This design comes from an exercise in tuning for small area on the open sky130 flow, not from production work.
At most, simulation tests tie the RTL to the original design; equivalence was not proved.
The series may have gaps, and a smaller design here may also do less where the tests do not look.
Only the layout flow was run in run 2; the RTL was not checked for function there.

### design/flow/design.v
module fir_stage1 (
    input  wire                   clk,       
    input  wire                   rst_n,
    input  wire                   en,        
    input  wire signed [15:0]    data_in, 
    output reg  signed [15:0]    data_out   
);
reg signed [15:0] shift_reg [0:101];
integer i;
always @(posedge clk or negedge rst_n) begin
    if (!rst_n) begin
        for (i=0; i<102; i=i+1) shift_reg[i] <= 0;
    end else if (en) begin   
        shift_reg[0] <= data_in;
        for (i=1; i<102; i=i+1) shift_reg[i] <= shift_reg[i-1];
    end
end
wire signed [16:0] pre_sum_0 = shift_reg[0] + shift_reg[101];
wire signed [16:0] pre_sum_1 = shift_reg[1] + shift_reg[100];
wire signed [16:0] pre_sum_2 = shift_reg[2] + shift_reg[99];
wire signed [16:0] pre_sum_3 = shift_reg[3] + shift_reg[98];
wire signed [16:0] pre_sum_4 = shift_reg[4] + shift_reg[97];
wire signed [16:0] pre_sum_5 = shift_reg[5] + shift_reg[96];
wire signed [16:0] pre_sum_6 = shift_reg[6] + shift_reg[95];
wire signed [16:0] pre_sum_7 = shift_reg[7] + shift_reg[94];
wire signed [16:0] pre_sum_8 = shift_reg[8] + shift_reg[93];
wire signed [16:0] pre_sum_9 = shift_reg[9] + shift_reg[92];
wire signed [16:0] pre_sum_10 = shift_reg[10] + shift_reg[91];
wire signed [16:0] pre_sum_11 = shift_reg[11] + shift_reg[90];
wire signed [16:0] pre_sum_12 = shift_reg[12] + shift_reg[89];
wire signed [16:0] pre_sum_13 = shift_reg[13] + shift_reg[88];
wire signed [16:0] pre_sum_14 = shift_reg[14] + shift_reg[87];
wire signed [16:0] pre_sum_15 = shift_reg[15] + shift_reg[86];
wire signed [16:0] pre_sum_16 = shift_reg[16] + shift_reg[85];
wire signed [16:0] pre_sum_17 = shift_reg[17] + shift_reg[84];
wire signed [16:0] pre_sum_18 = shift_reg[18] + shift_reg[83];
wire signed [16:0] pre_sum_19 = shift_reg[19] + shift_reg[82];
wire signed [16:0] pre_sum_20 = shift_reg[20] + shift_reg[81];
wire signed [16:0] pre_sum_21 = shift_reg[21] + shift_reg[80];
wire signed [16:0] pre_sum_22 = shift_reg[22] + shift_reg[79];
wire signed [16:0] pre_sum_23 = shift_reg[23] + shift_reg[78];
wire signed [16:0] pre_sum_24 = shift_reg[24] + shift_reg[77];
wire signed [16:0] pre_sum_25 = shift_reg[25] + shift_reg[76];
wire signed [16:0] pre_sum_26 = shift_reg[26] + shift_reg[75];
wire signed [16:0] pre_sum_27 = shift_reg[27] + shift_reg[74];
wire signed [16:0] pre_sum_28 = shift_reg[28] + shift_reg[73];
wire signed [16:0] pre_sum_29 = shift_reg[29] + shift_reg[72];
wire signed [16:0] pre_sum_30 = shift_reg[30] + shift_reg[71];
wire signed [16:0] pre_sum_31 = shift_reg[31] + shift_reg[70];
wire signed [16:0] pre_sum_32 = shift_reg[32] + shift_reg[69];
wire signed [16:0] pre_sum_33 = shift_reg[33] + shift_reg[68];
wire signed [16:0] pre_sum_34 = shift_reg[34] + shift_reg[67];
wire signed [16:0] pre_sum_35 = shift_reg[35] + shift_reg[66];
wire signed [16:0] pre_sum_36 = shift_reg[36] + shift_reg[65];
wire signed [16:0] pre_sum_37 = shift_reg[37] + shift_reg[64];
wire signed [16:0] pre_sum_38 = shift_reg[38] + shift_reg[63];
wire signed [16:0] pre_sum_39 = shift_reg[39] + shift_reg[62];
wire signed [16:0] pre_sum_40 = shift_reg[40] + shift_reg[61];
wire signed [16:0] pre_sum_41 = shift_reg[41] + shift_reg[60];
wire signed [16:0] pre_sum_42 = shift_reg[42] + shift_reg[59];
wire signed [16:0] pre_sum_43 = shift_reg[43] + shift_reg[58];
wire signed [16:0] pre_sum_44 = shift_reg[44] + shift_reg[57];
wire signed [16:0] pre_sum_45 = shift_reg[45] + shift_reg[56];
wire signed [16:0] pre_sum_46 = shift_reg[46] + shift_reg[55];
wire signed [16:0] pre_sum_47 = shift_reg[47] + shift_reg[54];
wire signed [16:0] pre_sum_48 = shift_reg[48] + shift_reg[53];
wire signed [16:0] pre_sum_49 = shift_reg[49] + shift_reg[52];
wire signed [16:0] pre_sum_50 = shift_reg[50] + shift_reg[51];
wire signed [34:0] prod_0 = -pre_sum_0;
wire signed [34:0] prod_1 = pre_sum_1;
wire signed [34:0] prod_2 = (pre_sum_2 << 2) - pre_sum_2;
wire signed [34:0] prod_3 = -(pre_sum_3 << 2) + pre_sum_3;
wire signed [34:0] prod_4 = -(pre_sum_4 << 2) - pre_sum_4;
wire signed [34:0] prod_5 = (pre_sum_5 << 3) - (pre_sum_5 << 1);
wire signed [34:0] prod_6 = (pre_sum_6 << 3) + (pre_sum_6 << 1);
wire signed [34:0] prod_7 = -(pre_sum_7 << 4) + (pre_sum_7 << 2) + pre_sum_7;
wire signed [34:0] prod_8 = -(pre_sum_8 << 4) - pre_sum_8;
wire signed [34:0] prod_9 = (pre_sum_9 << 4) + (pre_sum_9 << 2) - pre_sum_9;
wire signed [34:0] prod_10 = (pre_sum_10 << 5) - (pre_sum_10 << 2);
wire signed [34:0] prod_11 = -(pre_sum_11 << 5) + (pre_sum_11 << 1);
wire signed [34:0] prod_12 = -(pre_sum_12 << 6) + (pre_sum_12 << 4) + (pre_sum_12 << 2) + pre_sum_12;
wire signed [34:0] prod_13 = (pre_sum_13 << 6) - (pre_sum_13 << 4) - pre_sum_13;
wire signed [34:0] prod_14 = (pre_sum_14 << 6);
wire signed [34:0] prod_15 = -(pre_sum_15 << 6) - (pre_sum_15 << 2) - pre_sum_15;
wire signed [34:0] prod_16 = -(pre_sum_16 << 7) + (pre_sum_16 << 5) + (pre_sum_16 << 2) - pre_sum_16;
wire signed [34:0] prod_17 = (pre_sum_17 << 7) - (pre_sum_17 << 5) + (pre_sum_17 << 2);
wire signed [34:0] prod_18 = (pre_sum_18 << 7) + (pre_sum_18 << 2) - pre_sum_18;
wire signed [34:0] prod_19 = -(pre_sum_19 << 7) - (pre_sum_19 << 4) + (pre_sum_19 << 2) - pre_sum_19;
wire signed [34:0] prod_20 = -(pre_sum_20 << 8) + (pre_sum_20 << 6) + (pre_sum_20 << 4) - (pre_sum_20 << 2) - pre_sum_20;
wire signed [34:0] prod_21 = (pre_sum_21 << 8) - (pre_sum_21 << 6) + (pre_sum_21 << 1);
wire signed [34:0] prod_22 = (pre_sum_22 << 8) - (pre_sum_22 << 4) + (pre_sum_22 << 2);
wire signed [34:0] prod_23 = -(pre_sum_23 << 8) - (pre_sum_23 << 3) + (pre_sum_23 << 1);
wire signed [34:0] prod_24 = -(pre_sum_24 << 8) - (pre_sum_24 << 6) - (pre_sum_24 << 2) - pre_sum_24;
wire signed [34:0] prod_25 = (pre_sum_25 << 9) - (pre_sum_25 << 7) - (pre_sum_25 << 5) - (pre_sum_25 << 2);
wire signed [34:0] prod_26 = (pre_sum_26 << 9) - (pre_sum_26 << 7) + (pre_sum_26 << 5) + (pre_sum_26 << 3) + (pre_sum_26 << 1);
wire signed [34:0] prod_27 = -(pre_sum_27 << 9) + (pre_sum_27 << 6) - (pre_sum_27 << 3);
wire signed [34:0] prod_28 = -(pre_sum_28 << 9) - (pre_sum_28 << 5) - (pre_sum_28 << 3);
wire signed [34:0] prod_29 = (pre_sum_29 << 9) + (pre_sum_29 << 6) + (pre_sum_29 << 4) - pre_sum_29;
wire signed [34:0] prod_30 = (pre_sum_30 << 10) - (pre_sum_30 << 8) - (pre_sum_30 << 6) + (pre_sum_30 << 2) - pre_sum_30;
wire signed [34:0] prod_31 = -(pre_sum_31 << 10) + (pre_sum_31 << 8) + (pre_sum_31 << 3);
wire signed [34:0] prod_32 = -(pre_sum_32 << 10) + (pre_sum_32 << 7) - (pre_sum_32 << 2);
wire signed [34:0] prod_33 = (pre_sum_33 << 10) - (pre_sum_33 << 6) + (pre_sum_33 << 3) + pre_sum_33;
wire signed [34:0] prod_34 = (pre_sum_34 << 10) + (pre_sum_34 << 7) - (pre_sum_34 << 4) + (pre_sum_34 << 2);
wire signed [34:0] prod_35 = -(pre_sum_35 << 10) - (pre_sum_35 << 8) + (pre_sum_35 << 6) - (pre_sum_35 << 4) - (pre_sum_35 << 1);
wire signed [34:0] prod_36 = -(pre_sum_36 << 11) + (pre_sum_36 << 9) + (pre_sum_36 << 7) - (pre_sum_36 << 5) - (pre_sum_36 << 2) + pre_sum_36;
wire signed [34:0] prod_37 = (pre_sum_37 << 11) - (pre_sum_37 << 9) + (pre_sum_37 << 5) + (pre_sum_37 << 2);
wire signed [34:0] prod_38 = (pre_sum_38 << 11) - (pre_sum_38 << 8) + (pre_sum_38 << 6) - (pre_sum_38 << 4) - (pre_sum_38 << 2) - pre_sum_38;
wire signed [34:0] prod_39 = -(pre_sum_39 << 11) + (pre_sum_39 << 5) - (pre_sum_39 << 1);
wire signed [34:0] prod_40 = -(pre_sum_40 << 11) - (pre_sum_40 << 8) - (pre_sum_40 << 6) + (pre_sum_40 << 3) + pre_sum_40;
wire signed [34:0] prod_41 = (pre_sum_41 << 11) + (pre_sum_41 << 9) + (pre_sum_41 << 6) + (pre_sum_41 << 3) + pre_sum_41;
wire signed [34:0] prod_42 = (pre_sum_42 << 12) - (pre_sum_42 << 10) + (pre_sum_42 << 5) - (pre_sum_42 << 1);
wire signed [34:0] prod_43 = -(pre_sum_43 << 12) + (pre_sum_43 << 9) + (pre_sum_43 << 5) + (pre_sum_43 << 3) + pre_sum_43;
wire signed [34:0] prod_44 = -(pre_sum_44 << 12) - (pre_sum_44 << 7) - (pre_sum_44 << 5) - (pre_sum_44 << 2) + pre_sum_44;
wire signed [34:0] prod_45 = (pre_sum_45 << 12) + (pre_sum_45 << 10) - (pre_sum_45 << 6) + (pre_sum_45 << 3) - (pre_sum_45 << 1);
wire signed [34:0] prod_46 = (pre_sum_46 << 13) - (pre_sum_46 << 11) + (pre_sum_46 << 8) - (pre_sum_46 << 5) + (pre_sum_46 << 1);
wire signed [34:0] prod_47 = -(pre_sum_47 << 13) - (pre_sum_47 << 5) + (pre_sum_47 << 2) - pre_sum_47;
wire signed [34:0] prod_48 = -(pre_sum_48 << 14) + (pre_sum_48 << 12) + (pre_sum_48 << 9) + (pre_sum_48 << 6);
wire signed [34:0] prod_49 = (pre_sum_49 << 14) + (pre_sum_49 << 12) - (pre_sum_49 << 10) + (pre_sum_49 << 7) - (pre_sum_49 << 5) + (pre_sum_49 << 3) - (pre_sum_49 << 1);
wire signed [34:0] prod_50 = (pre_sum_50 << 16) - (pre_sum_50 << 13) + (pre_sum_50 << 11) - (pre_sum_50 << 9) + (pre_sum_50 << 7) + (pre_sum_50 << 2) + pre_sum_50;
wire signed [34:0] full_sum = 
    prod_0 + prod_1 + prod_2 + prod_3 + prod_4 + prod_5 + prod_6 + prod_7 + prod_8 + prod_9 + 
    prod_10 + prod_11 + prod_12 + prod_13 + prod_14 + prod_15 + prod_16 + prod_17 + prod_18 + prod_19 + 
    prod_20 + prod_21 + prod_22 + prod_23 + prod_24 + prod_25 + prod_26 + prod_27 + prod_28 + prod_29 + 
    prod_30 + prod_31 + prod_32 + prod_33 + prod_34 + prod_35 + prod_36 + prod_37 + prod_38 + prod_39 + 
    prod_40 + prod_41 + prod_42 + prod_43 + prod_44 + prod_45 + prod_46 + prod_47 + prod_48 + prod_49 + 
    prod_50;
always @(posedge clk or negedge rst_n) begin
    if (!rst_n) begin
        data_out <= 16'd0;
    end else if (en) begin
        data_out <= (full_sum + (1 << 16)) >>> 16;
    end
end
endmodule
module fir_stage2 (
    input  wire                   clk,       
    input  wire                   rst_n,
    input  wire                   en,        
    input  wire signed [15:0]    data_in, 
    output reg  signed [15:0]    data_out   
);
reg signed [15:0] shift_reg [0:41];
integer i;
always @(posedge clk or negedge rst_n) begin
    if (!rst_n) begin
        for (i=0; i<42; i=i+1) shift_reg[i] <= 0;
    end else if (en) begin
        shift_reg[0] <= data_in;
        for (i=1; i<42; i=i+1) shift_reg[i] <= shift_reg[i-1];
    end
end
wire signed [16:0] pre_sum_0 = shift_reg[0] + shift_reg[41];
wire signed [16:0] pre_sum_1 = shift_reg[1] + shift_reg[40];
wire signed [16:0] pre_sum_2 = shift_reg[2] + shift_reg[39];
wire signed [16:0] pre_sum_3 = shift_reg[3] + shift_reg[38];
wire signed [16:0] pre_sum_4 = shift_reg[4] + shift_reg[37];
wire signed [16:0] pre_sum_5 = shift_reg[5] + shift_reg[36];
wire signed [16:0] pre_sum_6 = shift_reg[6] + shift_reg[35];
wire signed [16:0] pre_sum_7 = shift_reg[7] + shift_reg[34];
wire signed [16:0] pre_sum_8 = shift_reg[8] + shift_reg[33];
wire signed [16:0] pre_sum_9 = shift_reg[9] + shift_reg[32];
wire signed [16:0] pre_sum_10 = shift_reg[10] + shift_reg[31];
wire signed [16:0] pre_sum_11 = shift_reg[11] + shift_reg[30];
wire signed [16:0] pre_sum_12 = shift_reg[12] + shift_reg[29];
wire signed [16:0] pre_sum_13 = shift_reg[13] + shift_reg[28];
wire signed [16:0] pre_sum_14 = shift_reg[14] + shift_reg[27];
wire signed [16:0] pre_sum_15 = shift_reg[15] + shift_reg[26];
wire signed [16:0] pre_sum_16 = shift_reg[16] + shift_reg[25];
wire signed [16:0] pre_sum_17 = shift_reg[17] + shift_reg[24];
wire signed [16:0] pre_sum_18 = shift_reg[18] + shift_reg[23];
wire signed [16:0] pre_sum_19 = shift_reg[19] + shift_reg[22];
wire signed [16:0] pre_sum_20 = shift_reg[20] + shift_reg[21];
wire signed [34:0] prod_0 = (pre_sum_0 << 2);
wire signed [34:0] prod_1 = (pre_sum_1 << 5) - (pre_sum_1 << 3) - pre_sum_1;
wire signed [34:0] prod_2 = (pre_sum_2 << 6) - (pre_sum_2 << 4) + pre_sum_2;
wire signed [34:0] prod_3 = (pre_sum_3 << 6) - (pre_sum_3 << 3);
wire signed [34:0] prod_4 = -(pre_sum_4 << 3);
wire signed [34:0] prod_5 = -(pre_sum_5 << 7) - (pre_sum_5 << 5) - (pre_sum_5 << 3) + (pre_sum_5 << 1);
wire signed [34:0] prod_6 = -(pre_sum_6 << 9) + (pre_sum_6 << 7) + (pre_sum_6 << 5) - (pre_sum_6 << 1);
wire signed [34:0] prod_7 = -(pre_sum_7 << 9) + (pre_sum_7 << 7) - (pre_sum_7 << 3) + (pre_sum_7 << 1);
wire signed [34:0] prod_8 = -(pre_sum_8 << 6) - (pre_sum_8 << 2) - pre_sum_8;
wire signed [34:0] prod_9 = (pre_sum_9 << 9) + (pre_sum_9 << 7) - (pre_sum_9 << 1);
wire signed [34:0] prod_10 = (pre_sum_10 << 11) - (pre_sum_10 << 9) - (pre_sum_10 << 7) - (pre_sum_10 << 3);
wire signed [34:0] prod_11 = (pre_sum_11 << 11) - (pre_sum_11 << 9) + (pre_sum_11 << 5) - (pre_sum_11 << 3);
wire signed [34:0] prod_12 = (pre_sum_12 << 9) - (pre_sum_12 << 3) - (pre_sum_12 << 1);
wire signed [34:0] prod_13 = -(pre_sum_13 << 11) + (pre_sum_13 << 8) + (pre_sum_13 << 4);
wire signed [34:0] prod_14 = -(pre_sum_14 << 12) - (pre_sum_14 << 7) - (pre_sum_14 << 5) + (pre_sum_14 << 3) - pre_sum_14;
wire signed [34:0] prod_15 = -(pre_sum_15 << 12) - (pre_sum_15 << 10) + (pre_sum_15 << 7) - (pre_sum_15 << 5) - (pre_sum_15 << 3);
wire signed [34:0] prod_16 = -(pre_sum_16 << 11) - (pre_sum_16 << 8) + (pre_sum_16 << 6) + (pre_sum_16 << 2) - pre_sum_16;
wire signed [34:0] prod_17 = (pre_sum_17 << 12) + (pre_sum_17 << 10) - (pre_sum_17 << 8) - (pre_sum_17 << 5) + (pre_sum_17 << 3) - pre_sum_17;
wire signed [34:0] prod_18 = (pre_sum_18 << 14) - (pre_sum_18 << 11) + (pre_sum_18 << 9) + (pre_sum_18 << 6) - (pre_sum_18 << 4);
wire signed [34:0] prod_19 = (pre_sum_19 << 15) - (pre_sum_19 << 13) + (pre_sum_19 << 8) + pre_sum_19;
wire signed [34:0] prod_20 = (pre_sum_20 << 15) - (pre_sum_20 << 11) + (pre_sum_20 << 8) + (pre_sum_20 << 5) + (pre_sum_20 << 3) + pre_sum_20;
wire signed [34:0] full_sum = 
    prod_0 + prod_1 + prod_2 + prod_3 + prod_4 + prod_5 + prod_6 + prod_7 + prod_8 + prod_9 + 
    prod_10 + prod_11 + prod_12 + prod_13 + prod_14 + prod_15 + prod_16 + prod_17 + prod_18 + prod_19 + 
    prod_20;
always @(posedge clk or negedge rst_n) begin
    if (!rst_n) begin
        data_out <= 16'd0;
    end else if (en) begin
        data_out <= (full_sum + (1 << 16)) >>> 15;
    end
end
endmodule
module interpolation_top (
    input  wire                   clk,       
    input  wire                   rst_n,
    input  wire signed [15:0]    data_in,   
    output wire signed [15:0]    data_out   
);
    reg [6:0] cnt;
    always @(posedge clk or negedge rst_n) begin
        if (!rst_n) cnt <= 7'd0;
        else cnt <= cnt + 7'd1;
    end
    wire en_50k  = (cnt[5:0] == 6'd0);    
    wire en_200k = (cnt[3:0] == 4'd0);    
    reg signed [15:0] s1_input;
    always @(*) begin
        if (cnt == 7'd0)      s1_input = data_in;  
        else if (cnt == 7'd64) s1_input = 16'd0;    
        else                   s1_input = 16'd0;
    end
    wire signed [15:0] s1_out;
    fir_stage1 u_stage1 (
        .clk(clk),
        .rst_n(rst_n),
        .en(en_50k),
        .data_in(s1_input),
        .data_out(s1_out)
    );
    reg signed [15:0] s2_input;
    always @(*) begin
        if (cnt == 7'd0 || cnt == 7'd64) 
            s2_input = s1_out;
        else if (cnt[3:0] == 4'd0)       
            s2_input = 16'd0;  
        else                             
            s2_input = 16'd0;
    end
    wire signed [15:0] s2_out;
    fir_stage2 u_stage2 (
        .clk(clk),
        .rst_n(rst_n),
        .en(en_200k),
        .data_in(s2_input),
        .data_out(s2_out)
    );
    reg signed [15:0] s3_hold;
    always @(posedge clk or negedge rst_n) begin
        if (!rst_n) s3_hold <= 16'd0;
        else if (en_200k) s3_hold <= s2_out;  
    end
    assign data_out = s3_hold;
endmodule
`timescale 1ns / 1ps
module sdm_cifb_3rd_4bit(
    input  wire        clk,         
    input  wire        rst_n,      
    input  wire signed [15:0] din_16,  
    output wire signed [3:0]  dout     
    );
    wire signed [31:0] din = {{7{din_16[15]}}, din_16, 9'd0}; 
    reg signed [31:0] int1, int2, int3;
    wire signed [31:0] v_fb;
    assign v_fb = {{7{dout[3]}}, dout, 21'd0}; 
    wire signed [31:0] term_a1_din = (din >>> 7)  + (din >>> 9)  + (din >>> 11);
    wire signed [31:0] term_a1_fb  = (v_fb >>> 7) + (v_fb >>> 9) + (v_fb >>> 11);
    wire signed [31:0] term_a2 = (v_fb >>> 5) - (v_fb >>> 7) + (v_fb >>> 11);
    wire signed [31:0] term_c1 = (int1 >>> 1) - (int1 >>> 3) + (int1 >>> 6) + (int1 >>> 7) - (int1 >>> 10);
    wire signed [31:0] term_c2 = int2 - (int2 >>> 2) + (int2 >>> 4) - (int2 >>> 7);
    wire signed [31:0] term_g1 = (int3 >>> 11) + (int3 >>> 17);
    wire signed [31:0] term_a3 = (v_fb >>> 4) - (v_fb >>> 6);
    wire signed [31:0] term_c3 = (int3 << 4) + (int3 << 2) - (int3 >>> 2);
    wire signed [31:0] sum_int1 = term_a1_din - term_a1_fb;
    wire signed [31:0] sum_int2 = term_c1 - term_a2 - term_g1;
    wire signed [31:0] sum_int3 = term_c2 - term_a3;
    always @(posedge clk or negedge rst_n) begin
        if (!rst_n) begin
            int1 <= 32'd0; int2 <= 32'd0; int3 <= 32'd0;
        end else begin
            int1 <= int1 + sum_int1;
            int2 <= int2 + sum_int2;
            int3 <= int3 + sum_int3;
        end
    end
    wire signed [31:0] quantizer_in = term_c3;
    wire signed [7:0]  int_part = quantizer_in[28:21];
    assign dout = (int_part > 8'sd7)  ? 4'sd7 :
                  (int_part < -8'sd8) ? -4'sd8 :
                  int_part[3:0];
endmodule
`timescale 1ns / 1ps
module system_top (
    input  wire               clk,      
    input  wire               rst_n,    
    input  wire signed [15:0] data_in,  
    output wire signed [3:0]  sdm_out    
);
    wire signed [15:0] interp_to_sdm; 
    interpolation_top u_interp_filter (
        .clk        (clk),
        .rst_n      (rst_n),
        .data_in    (data_in),      
        .data_out   (interp_to_sdm) 
    );
    sdm_cifb_3rd_4bit u_sdm_core (
        .clk        (clk),
        .rst_n      (rst_n),
        .din_16     (interp_to_sdm), 
        .dout       (sdm_out)        
    );
endmodule
### design/flow/run.sh
#!/bin/bash
# synth_recipe.tcl (not shown) runs the flow's synth.tcl, then flattens the netlist and writes it again
# the make line also repeats each setting of config.mk as NAME=value (left out here)
make -C /OpenROAD-flow-scripts/flow DESIGN_CONFIG=/design/flow/config.mk WORK_HOME=/design/flow/orfs CLKGATE_MAP_FILE= SYNTH_SCRIPT=/design/flow/synth_recipe.tcl finish
### design/flow/config.mk
export PLATFORM = sky130hd
export DESIGN_NAME = system_top
export DESIGN_NICKNAME = system_top
export VERILOG_FILES = /design/flow/design.v
export SDC_FILE = /design/flow/constraint.sdc
export NUM_CORES = 4
export LEC_CHECK = 0
export CAP_MARGIN = 20
export CORE_MARGIN = 2
export CORE_UTILIZATION = 40
export PLACE_DENSITY = 0.6
export SLEW_MARGIN = 20
### design/flow/constraint.sdc
create_clock -name core_clock -period 20.0 [get_ports {clk}]
set_input_delay 4.0000 -clock core_clock [delete_from_list [all_inputs] [get_ports {clk}]]
set_output_delay 4.0000 -clock core_clock [all_outputs]
set_load 0.01 [all_outputs]
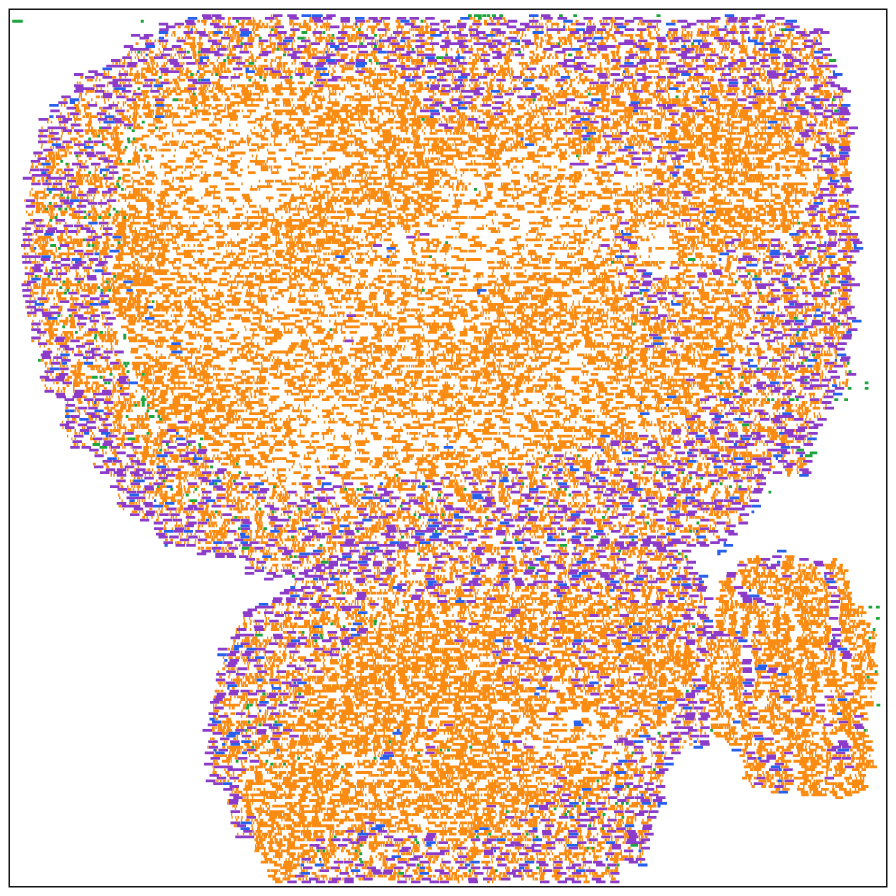
(run_1/placement_by_type.png)
legend:
  combinational and other logic:
    color: orange
    cells: 26,658
  sequential cells:
    color: purple
    cells: 2,455
  remaining buffers and delay cells:
    color: green
    cells: 415
  clock drivers and dummy loads:
    color: blue
    cells: 569

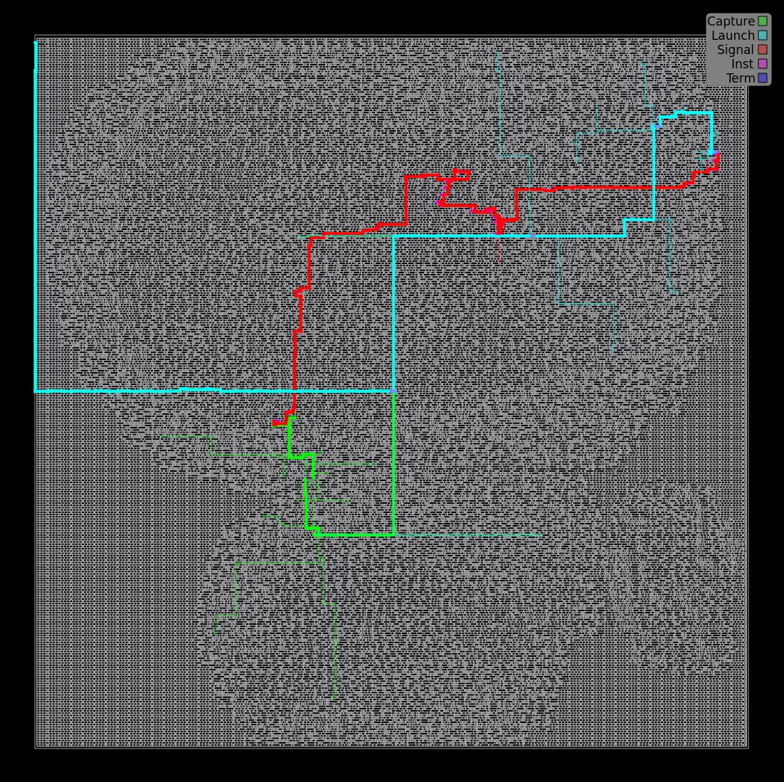
(run_1/worst_path.png)
min setup slack post-route: 5578 ps
final instance count without filler cells: 39,620
final period demand of the worst path: 14,420 ps

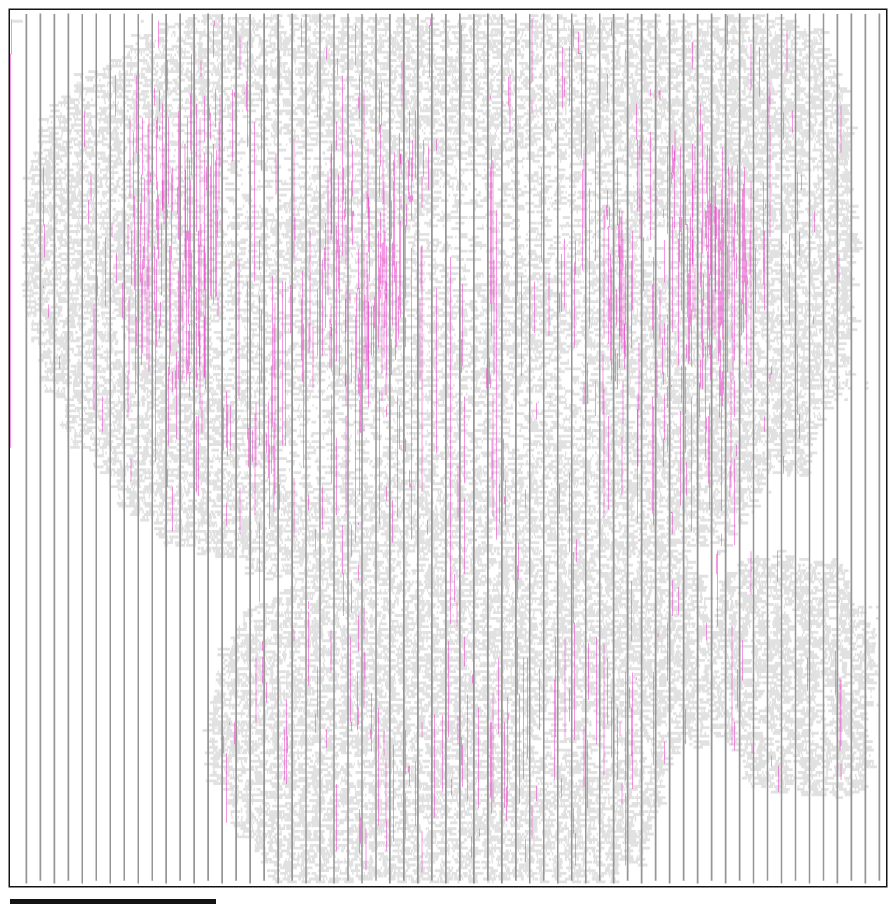
(run_1/layer_met4.png)
Scale bar: 200 um. Supply wires on this layer in gray.
main direction: vertical
longest straight run: 382 um
nets with wire on the layer: 522
wire length on this layer: 40.5 mm
Total Wirelength: 1,070,000 um
count of vias placed by the detailed router: 204,200

run 1: cells in the final DEF, fill, tap and decap left out, drive strengths merged, types with 20 or more instances in the layout:
cell type,n
o2111ai,36
inv,6942
a211oi,50
clkinv,77
a21oi,671
or3,79
dfrtp,2455
nand4,28
clkbuf,430
o31ai,28
xor2,318
and3,69
a31oi,35
fa,5625
o21a,89
a21boi,97
o21bai,242
and2,32
o41ai,44
ha,1935
nand3b,23
clkdlybuf4s50,20
nand2b,104
o211ai,47
nor3,247
nor2,529
mux2,25
o31a,27
mux2i,30
o21ai,566
buf,395
nor2b,108
xnor2,861
nand2,7130
a21o,203
nand3,160
or2,90
bufinv,23
run 1: per-layer routing:
| layer | vias to the layer above | share of wire (%) |
|---|---|---|
| met4 | 22 | 3.8 |
| met5 | - | 0.014 |
| met2 | 7603 | 43 |
| li1 | 88360 | - |
| met1 | 106700 | 44 |
| met3 | 1478 | 10 |
==> impl_results.md, run 1 <==
* Final sum of negative setup slack at 0 ps
* Leading cell category by total area: multi-input combinational cells
* Non-clock buffers, area share at 1.103%
* Hold path startpoint: u_interp_filter.u_stage2.data_out[1]$_DFFE_PN0N_
* Hold Path Sink: u_interp_filter.s3_hold[1]$_DFFE_PN0N_
* Clock-cell share at 3.449%
* Number of buffers added by the clock tree synthesis step at 315
* Post-synthesis instance total at 29,660
* Maximum fanout encountered on the critical timing path at 3
* Nets at 37,420
* EDFF count, synth at 0
* Combined area of the multi-input logic cells at 197,700 um2
* Unrepaired setup endpoints after global routing: no
* Estimated wirelength of the detail-placed design at 920,900 um
* Register bit total from synthesis at 2,455
* Vias in the first global route at 212,900
* Setup clock skew after layout at 108.4 ps
* CP delay by family, top: adder cells
* Max-cap violation count at 0
* Insertion delay to the later sink of the worst-skew pair at 1100 ps
* Fraction of layout instances using a drive strength above 1 at 3.934%
* Slowest-stage cell, CP: o41ai_1
* Buffers, non-clock at 415
* Instance area after placement at 300,400 um2
* Setup fix buffers added after clock tree synthesis at 0
* Initial antenna violation count at 29
* Grt total ovfl at 0
* Startpoint kind of the worst setup timing path: register
* Post-DR wirelength/cell at 27.02 um
* Clock tree from TritonCTS: yes
* Post-Synth XOR/XNOR Area at 3.621%
* Number of clock sinks seen by CTS at 2,455
* GR Layer Usage met2 at 43.68%
* Least-Margin Pin Slew at 1286 ps
* Multi-input gate share of the layout cell area at 63.53%
* Setup-failing EPs final at 0
* Beginning of the critical path: u_interp_filter.u_stage1.shift_reg[12][0]$_DFFE_PN0N_
* Worst-case reg-to-reg path depth at 46
* Global-route usage over all layers at 29.83%
* Share of synthesized area spent on multiplexers at 0.2032%
* Sequential element share of the synthesized area at 21.46%
* Post-detailed-route DRC marker count at 0
* Synth warn at 6
* Fraction of post-synthesis cell area in the top cell type by area at 39.33%
* Maximum clock frequency at 69.34 MHz
* Quantity of I/O buffers inserted on ports at 21
* Destination of the critical timing path: u_interp_filter.u_stage1.data_out[15]$_DFFE_PN0N_
* Final worst hold slack at 469.6 ps
* Syn Area/Cell at 9.653 um2
* Main area contributors after synthesis: fa_1 (39%), dfrtp_1 (21%), nand2_1 (9.3%)
* Worst setup path class: reg -> reg
* Destination of the worst register-to-register timing path: u_interp_filter.u_stage1.data_out[15]$_DFFE_PN0N_
* FF-to-FF setup slack at 5580 ps
* Synth-to-Final Area Change at 8.696%
* Initial DRC Count at 20,560
* Hold Crit Class: reg -> reg
* Area fraction in and, or, nand and nor cells after synthesis at 12.05%
* Buf/Inv on CP at 9
* Distinct cell type count of the synthesized netlist at 82
* Antenna cell count at 7
* Most repeated cell in the gate-level netlist after synthesis: nand2_1
* Setup crit end kind: register
* Arithmetic-cell share of the synthesized area counting full adders, half adders and majority gates at 47.79%
* Max-Slew Margin vs Limit at 14.28%
* Delay contributed by the slowest stage of the critical path at 790 ps
* Max-slew violation count at 0
* Most instantiated cells after synthesis: nand2_1 (7,130), inv_1 (6,920), fa_1 (5,625), dfrtp_1 (2,455), ha_1 (1,935)
* Logic inverters at 6,921
* Area of the die at 722,600 um2
* Number of vias per cell at 5.153
* I/O pin cnt at 22
* Endpoint required time on the critical path at 20,890 ps
* CTS Hold Bufs at 0
* Fill count at 69,430
* Worst setup slack before clock tree synthesis at 5860 ps
* Seq Cell Count at 2,455
* Global-route wire length before repair at 1,544,000 um
* Combinational family with the most area after synthesis: adder cells
* Post-route fraction of the period consumed by the critical path at 72.11%
* Largest register FFs at 1,632
* Start of the worst register-to-register path: u_interp_filter.u_stage1.shift_reg[12][0]$_DFFE_PN0N_
* Chip Height at 850.1 um
* Library cell occupying the most area in the post-synthesis netlist: fa_1
* Number of cells on the critical path at 46
* Top_reg_cell synth: dfrtp_1
* CTS Root Cell: clkbuf_16
* Fraction of area in registers at 19.74%
* Core area at 712,900 um2
* Share of synthesized flip-flops with an asynchronous set or reset at 100.0%
* Maximum number of pins on one net before global-route repair at 216
* Number of search-and-repair iterations in the first detailed-routing pass at 6
* Final std cell area, no fill at 311,200 um2
* Number of levels in the clock H-tree at 5
* Die width at 850.1 um
* Most congested layer reported by global routing: met2
* Layout clock buffer count at 430
* GR Util met3 at 8.186%
* Final Hold Viols at 0
* Share of the synthesized area in compound gates (AO/OA/AOI/OAI) at 5.086%
* Critical path arrival at 15,310 ps
* Combined area of all synthesized cells at 286,300 um2
* Clk slew on worst S/H paths at 60 ps
* Buffer levels on the longest clock path at 4
* Final design utilization at 43.65%
* Standard-cell rows at 310
* Routability cong. at 1.067
* Number of cells on the worst hold path at 2
* Number of gates resized after CTS at 0
* Most prevalent standard cell on the critical path: fa_1
* Sequential Area at 61,430 um2
* Antenna viol nets, final at 0
* Met1 usage at 43.25%
* Placed cell count at 39,040
* Starting utilization of the core area at 40.16%
* Multi-In Gates at 19,740
* Count of inserted tapcells at 9,516
* Run status: complete, no violations
==> run_1/clocks.png <==
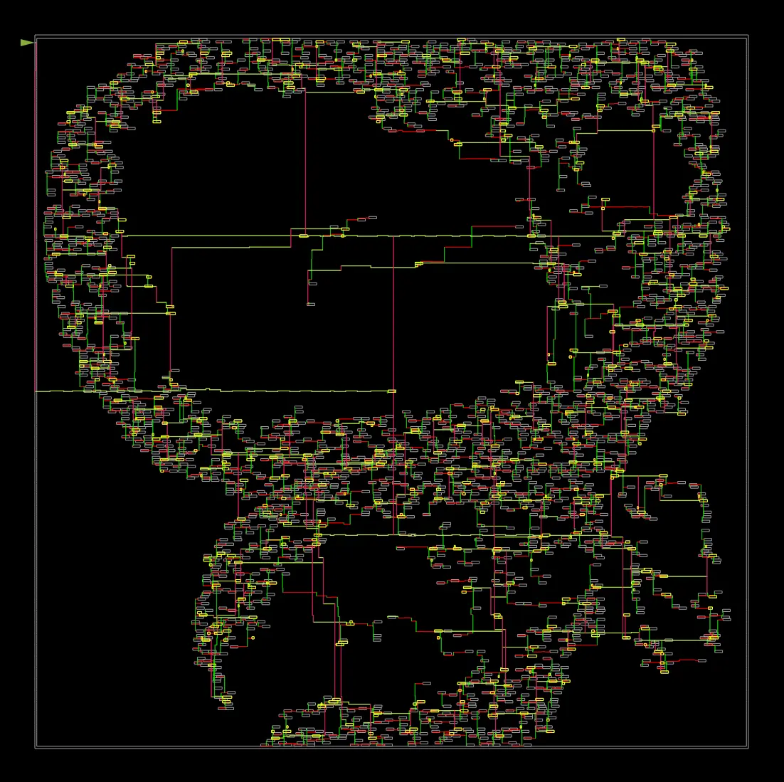

==> run 2: too many edits to list; what changed since run 1 <==
design/flow/design.v: 314 -> 2281 lines; modules unchanged: 0
  system_top: edited, 20 -> 2273 lines
  fa_cell: new, 4 lines
  ha_cell: new, 4 lines
  removed: fir_stage1, fir_stage2, interpolation_top, sdm_cifb_3rd_4bit
==> module fa_cell as of run 2 <==
module fa_cell (input wire a, input wire b, input wire c, output wire s, output wire co);
    assign s  = a ^ b ^ c;
    assign co = (a & b) | (a & c) | (b & c);
endmodule
==> module ha_cell as of run 2 <==
module ha_cell (input wire a, input wire b, output wire s, output wire co);
    assign s  = a ^ b;
    assign co = a & b;
endmodule
--- a/design/flow/config.mk
+++ b/design/flow/config.mk
@@ -11,2 +11,3 @@
 export PLACE_DENSITY = 0.6
 export SLEW_MARGIN = 20
+export SYNTH_HIERARCHICAL = 1
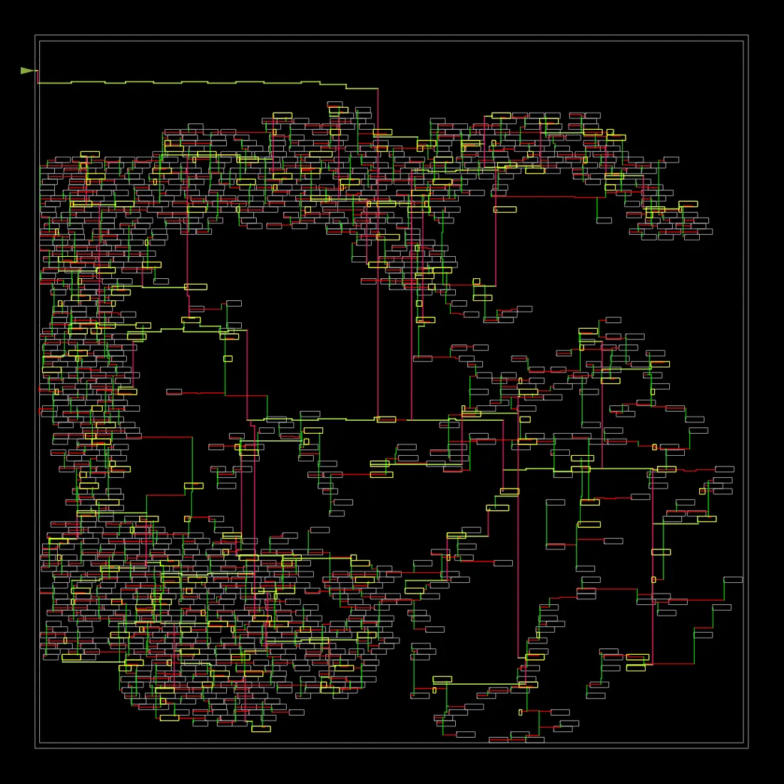
(run_2/clocks.png)
number of buffers added by the clock tree synthesis step: 110

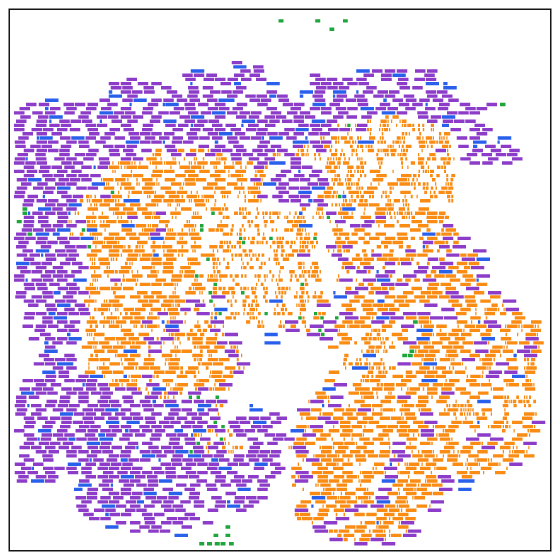
(run_2/placement_by_type.png)
legend:
  clock drivers and dummy loads:
    color: blue
    cells: 201
  remaining buffers and delay cells:
    color: green
    cells: 57
  combinational and other logic:
    color: orange
    cells: 2,248
  sequential cells:
    color: purple
    cells: 1,178

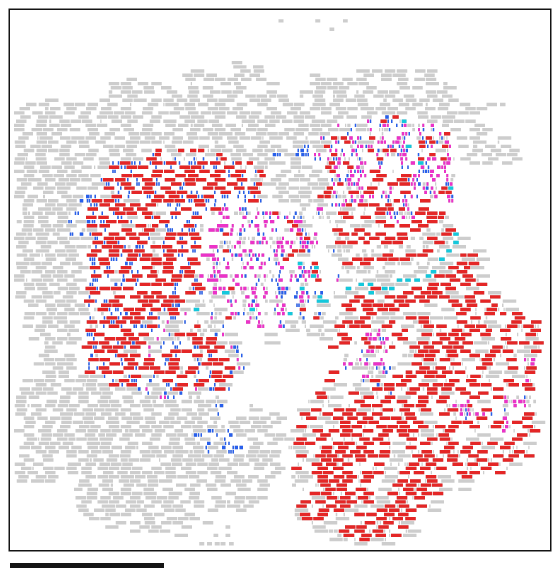
(run_2/logic_types.png)
Scale bar: 100 um.
legend:
  mux cells:
    color: cyan
    cells: 29
    most_used: mux2_2
  fa/ha/maj cells:
    color: red
    cells: 833
    most_used: fa_1
  aoi and oai cells:
    color: magenta
    cells: 336
    most_used: o21ai_0
  nand cells:
    color: blue
    cells: 516
    most_used: nand2_1

==> run 2 against run 1 <==
  * Non-clock buffer count fell by 358
  * Clock-buffer cell count fell by 284
  * First-iteration DRC count fell by 92%
  * Critical path depth fell by 1
==> impl_results.md, run 2 <==
* Start of the worst register-to-register path: int3[14]$_DFF_PN0_
* Top_reg_cell synth: dfxtp_1
* Routed metal-1 wirelength at 41,430 um
* Routability cong. at 0.8983
* Register bit total from synthesis at 1,178
* Post-detailed-route DRC marker count at 0
* Most prevalent standard cell on the critical path: fa_1
* Max-cap violation count at 0
* CTS Root Cell: clkbuf_16
* Arithmetic-cell share of the synthesized area counting full adders, half adders and majority gates at 33.13%
* Synth warn at 8
* CP delay by family, top: adder cells
* Worst-case reg-to-reg path depth at 45
* Fraction of post-synthesis cell area in the top cell type by area at 43.28%
* Endpoint required time on the critical path at 20,610 ps
* Instance area after placement at 50,070 um2
* Met1 usage at 21.97%
* Buf/Inv on CP at 2
* Beginning of the critical path: int3[14]$_DFF_PN0_
* Leading cell type in the layout, fill and taps excluded: dfxtp_1
* Share of synthesized flip-flops with an asynchronous set or reset at 11.54%
* Setup-failing EPs final at 0
* Sequential Area at 24,270 um2
* Nets at 4,445
* Post-synthesis instance total at 3,568
* EDFF count, synth at 0
* Length of routed met2 wiring at 43,570 um
* Setup fix buffers added after clock tree synthesis at 0
* Post-Synth XOR/XNOR Area at 0.9424%
* Area of the die at 123,300 um2
* Global-route wire length before repair at 151,900 um
* Estimated wirelength of the detail-placed design at 63,210 um
* Number of vias per cell at 4.729
* Most congested layer reported by global routing: met2
* Antenna viol nets, final at 0
* Syn Area/Cell at 13.51 um2
* Final period demand of the worst path at 17,840 ps
* Largest register FFs at 816
* Share of the synthesized area in compound gates (AO/OA/AOI/OAI) at 4.987%
* Delay contributed by the slowest stage of the critical path at 550 ps
* CTS Hold Bufs at 0
* GR Layer Usage met2 at 25.30%
* Maximum number of pins on one net before global-route repair at 83
* Starting utilization of the core area at 40.28%
* Hold Crit Class: reg -> reg
* Combinational family with the most area after synthesis: adder cells
* Insertion delay to the later sink of the worst-skew pair at 740 ps
* Most repeated cell in the gate-level netlist after synthesis: dfxtp_1
* Final sum of negative setup slack at 0 ps
* Initial DRC Count at 1,609
* Combined area of the multi-input logic cells at 22,340 um2
* Die width at 351.1 um
* Placed cell count at 5,095
* Combined area of all synthesized cells at 48,200 um2
* Unrepaired setup endpoints after global routing: no
* Worst setup path class: reg -> reg
* Met3 Wirelength at 4843 um
* Most used cells in the layout excluding fill and tap cells: dfxtp_1 (1,042), fa_1 (739), nand2_1 (434)
* Max-Slew Margin vs Limit at 30.46%
* Top routing layer in use: met4
* Run status: complete, no violations
* Maximum clock frequency at 56.05 MHz
* Post-DR wirelength/cell at 17.43 um
* Max-slew violation count at 0
* Critical path arrival at 18,450 ps
* Final design utilization at 44.92%
* Quantity of I/O buffers inserted on ports at 21
## run 2: cell types whose count changed in the layout (fill, tap and decap cells not counted), moves of 334 or more
cell     before   now
buf_4       370    36
nor2_1      526    92
dfxtp_1       0  1042
inv_1      6920   254
nand2_1    7129   434
o21ai_0     505   107
ha_1       1935    92
a21oi_1     671    72
xnor2_1     785    39
dfrtp_1    2455   131
fa_1       5624   739
## run 2: area by class of cell
type / count / area share, %
multi-input combinational: 1990 / 41.56
timing repair buffer: 57 / 0.8963
clock inverter: 55 / 1.211
inverter: 258 / 1.807
clock buffer: 146 / 5.615
tap: 1612 / 3.753
sequential: 1178 / 45.16
## run 2: worst max path at each step
stage | to | slack (ps) | cells past startpoint
6_report | int1[31]$_DFF_PN0_ | 2160 | 45
5_1_grt | int1[31]$_DFF_PN0_ | 1510 | 45
4_1_cts | int1[31]$_DFF_PN0_ | 2110 | 45
3_5_place_dp | int1[31]$_DFF_PN0_ | 2130 | 45
3_3_place_gp | int1[31]$_DFF_PN0_ | 2410 | 46
2_1_floorplan | int1[31]$_DFF_PN0_ | 3600 | 46

what the ideal ports hide:
The results above use ideal ports. As a check the final layouts listed here were re-extracted and re-timed, cells and wires unchanged. Step 1 assumes that a clkbuf_16 drives the clock port and a buf_2 every other input. Step 2 times the ports against the registers' clock, not the clock port: input delays grow and output delays shrink by t, the midpoint of the rising clock arrivals with the driver on. Slacks: no drivers / after step 1 / after step 2; pairs: no drivers / after step 1.
| run | shift t [ns] | slack for setup (ns) | worst hold slack (ns) | worst setup path at the end | clock arrival spread, ns |
|---|---|---|---|---|---|
| run 1 | 1.179 | 5.578 / 5.578 / 5.578 | 0.470 / 0.470 / 0.470 | register to register | 0.110 / 0.110 |
| run 2 | 0.769 | 2.160 / 2.160 / 2.160 | 0.301 / 0.301 / 0.301 | register to register | 0.080 / 0.080 |
After both steps every run listed still meets setup and hold.
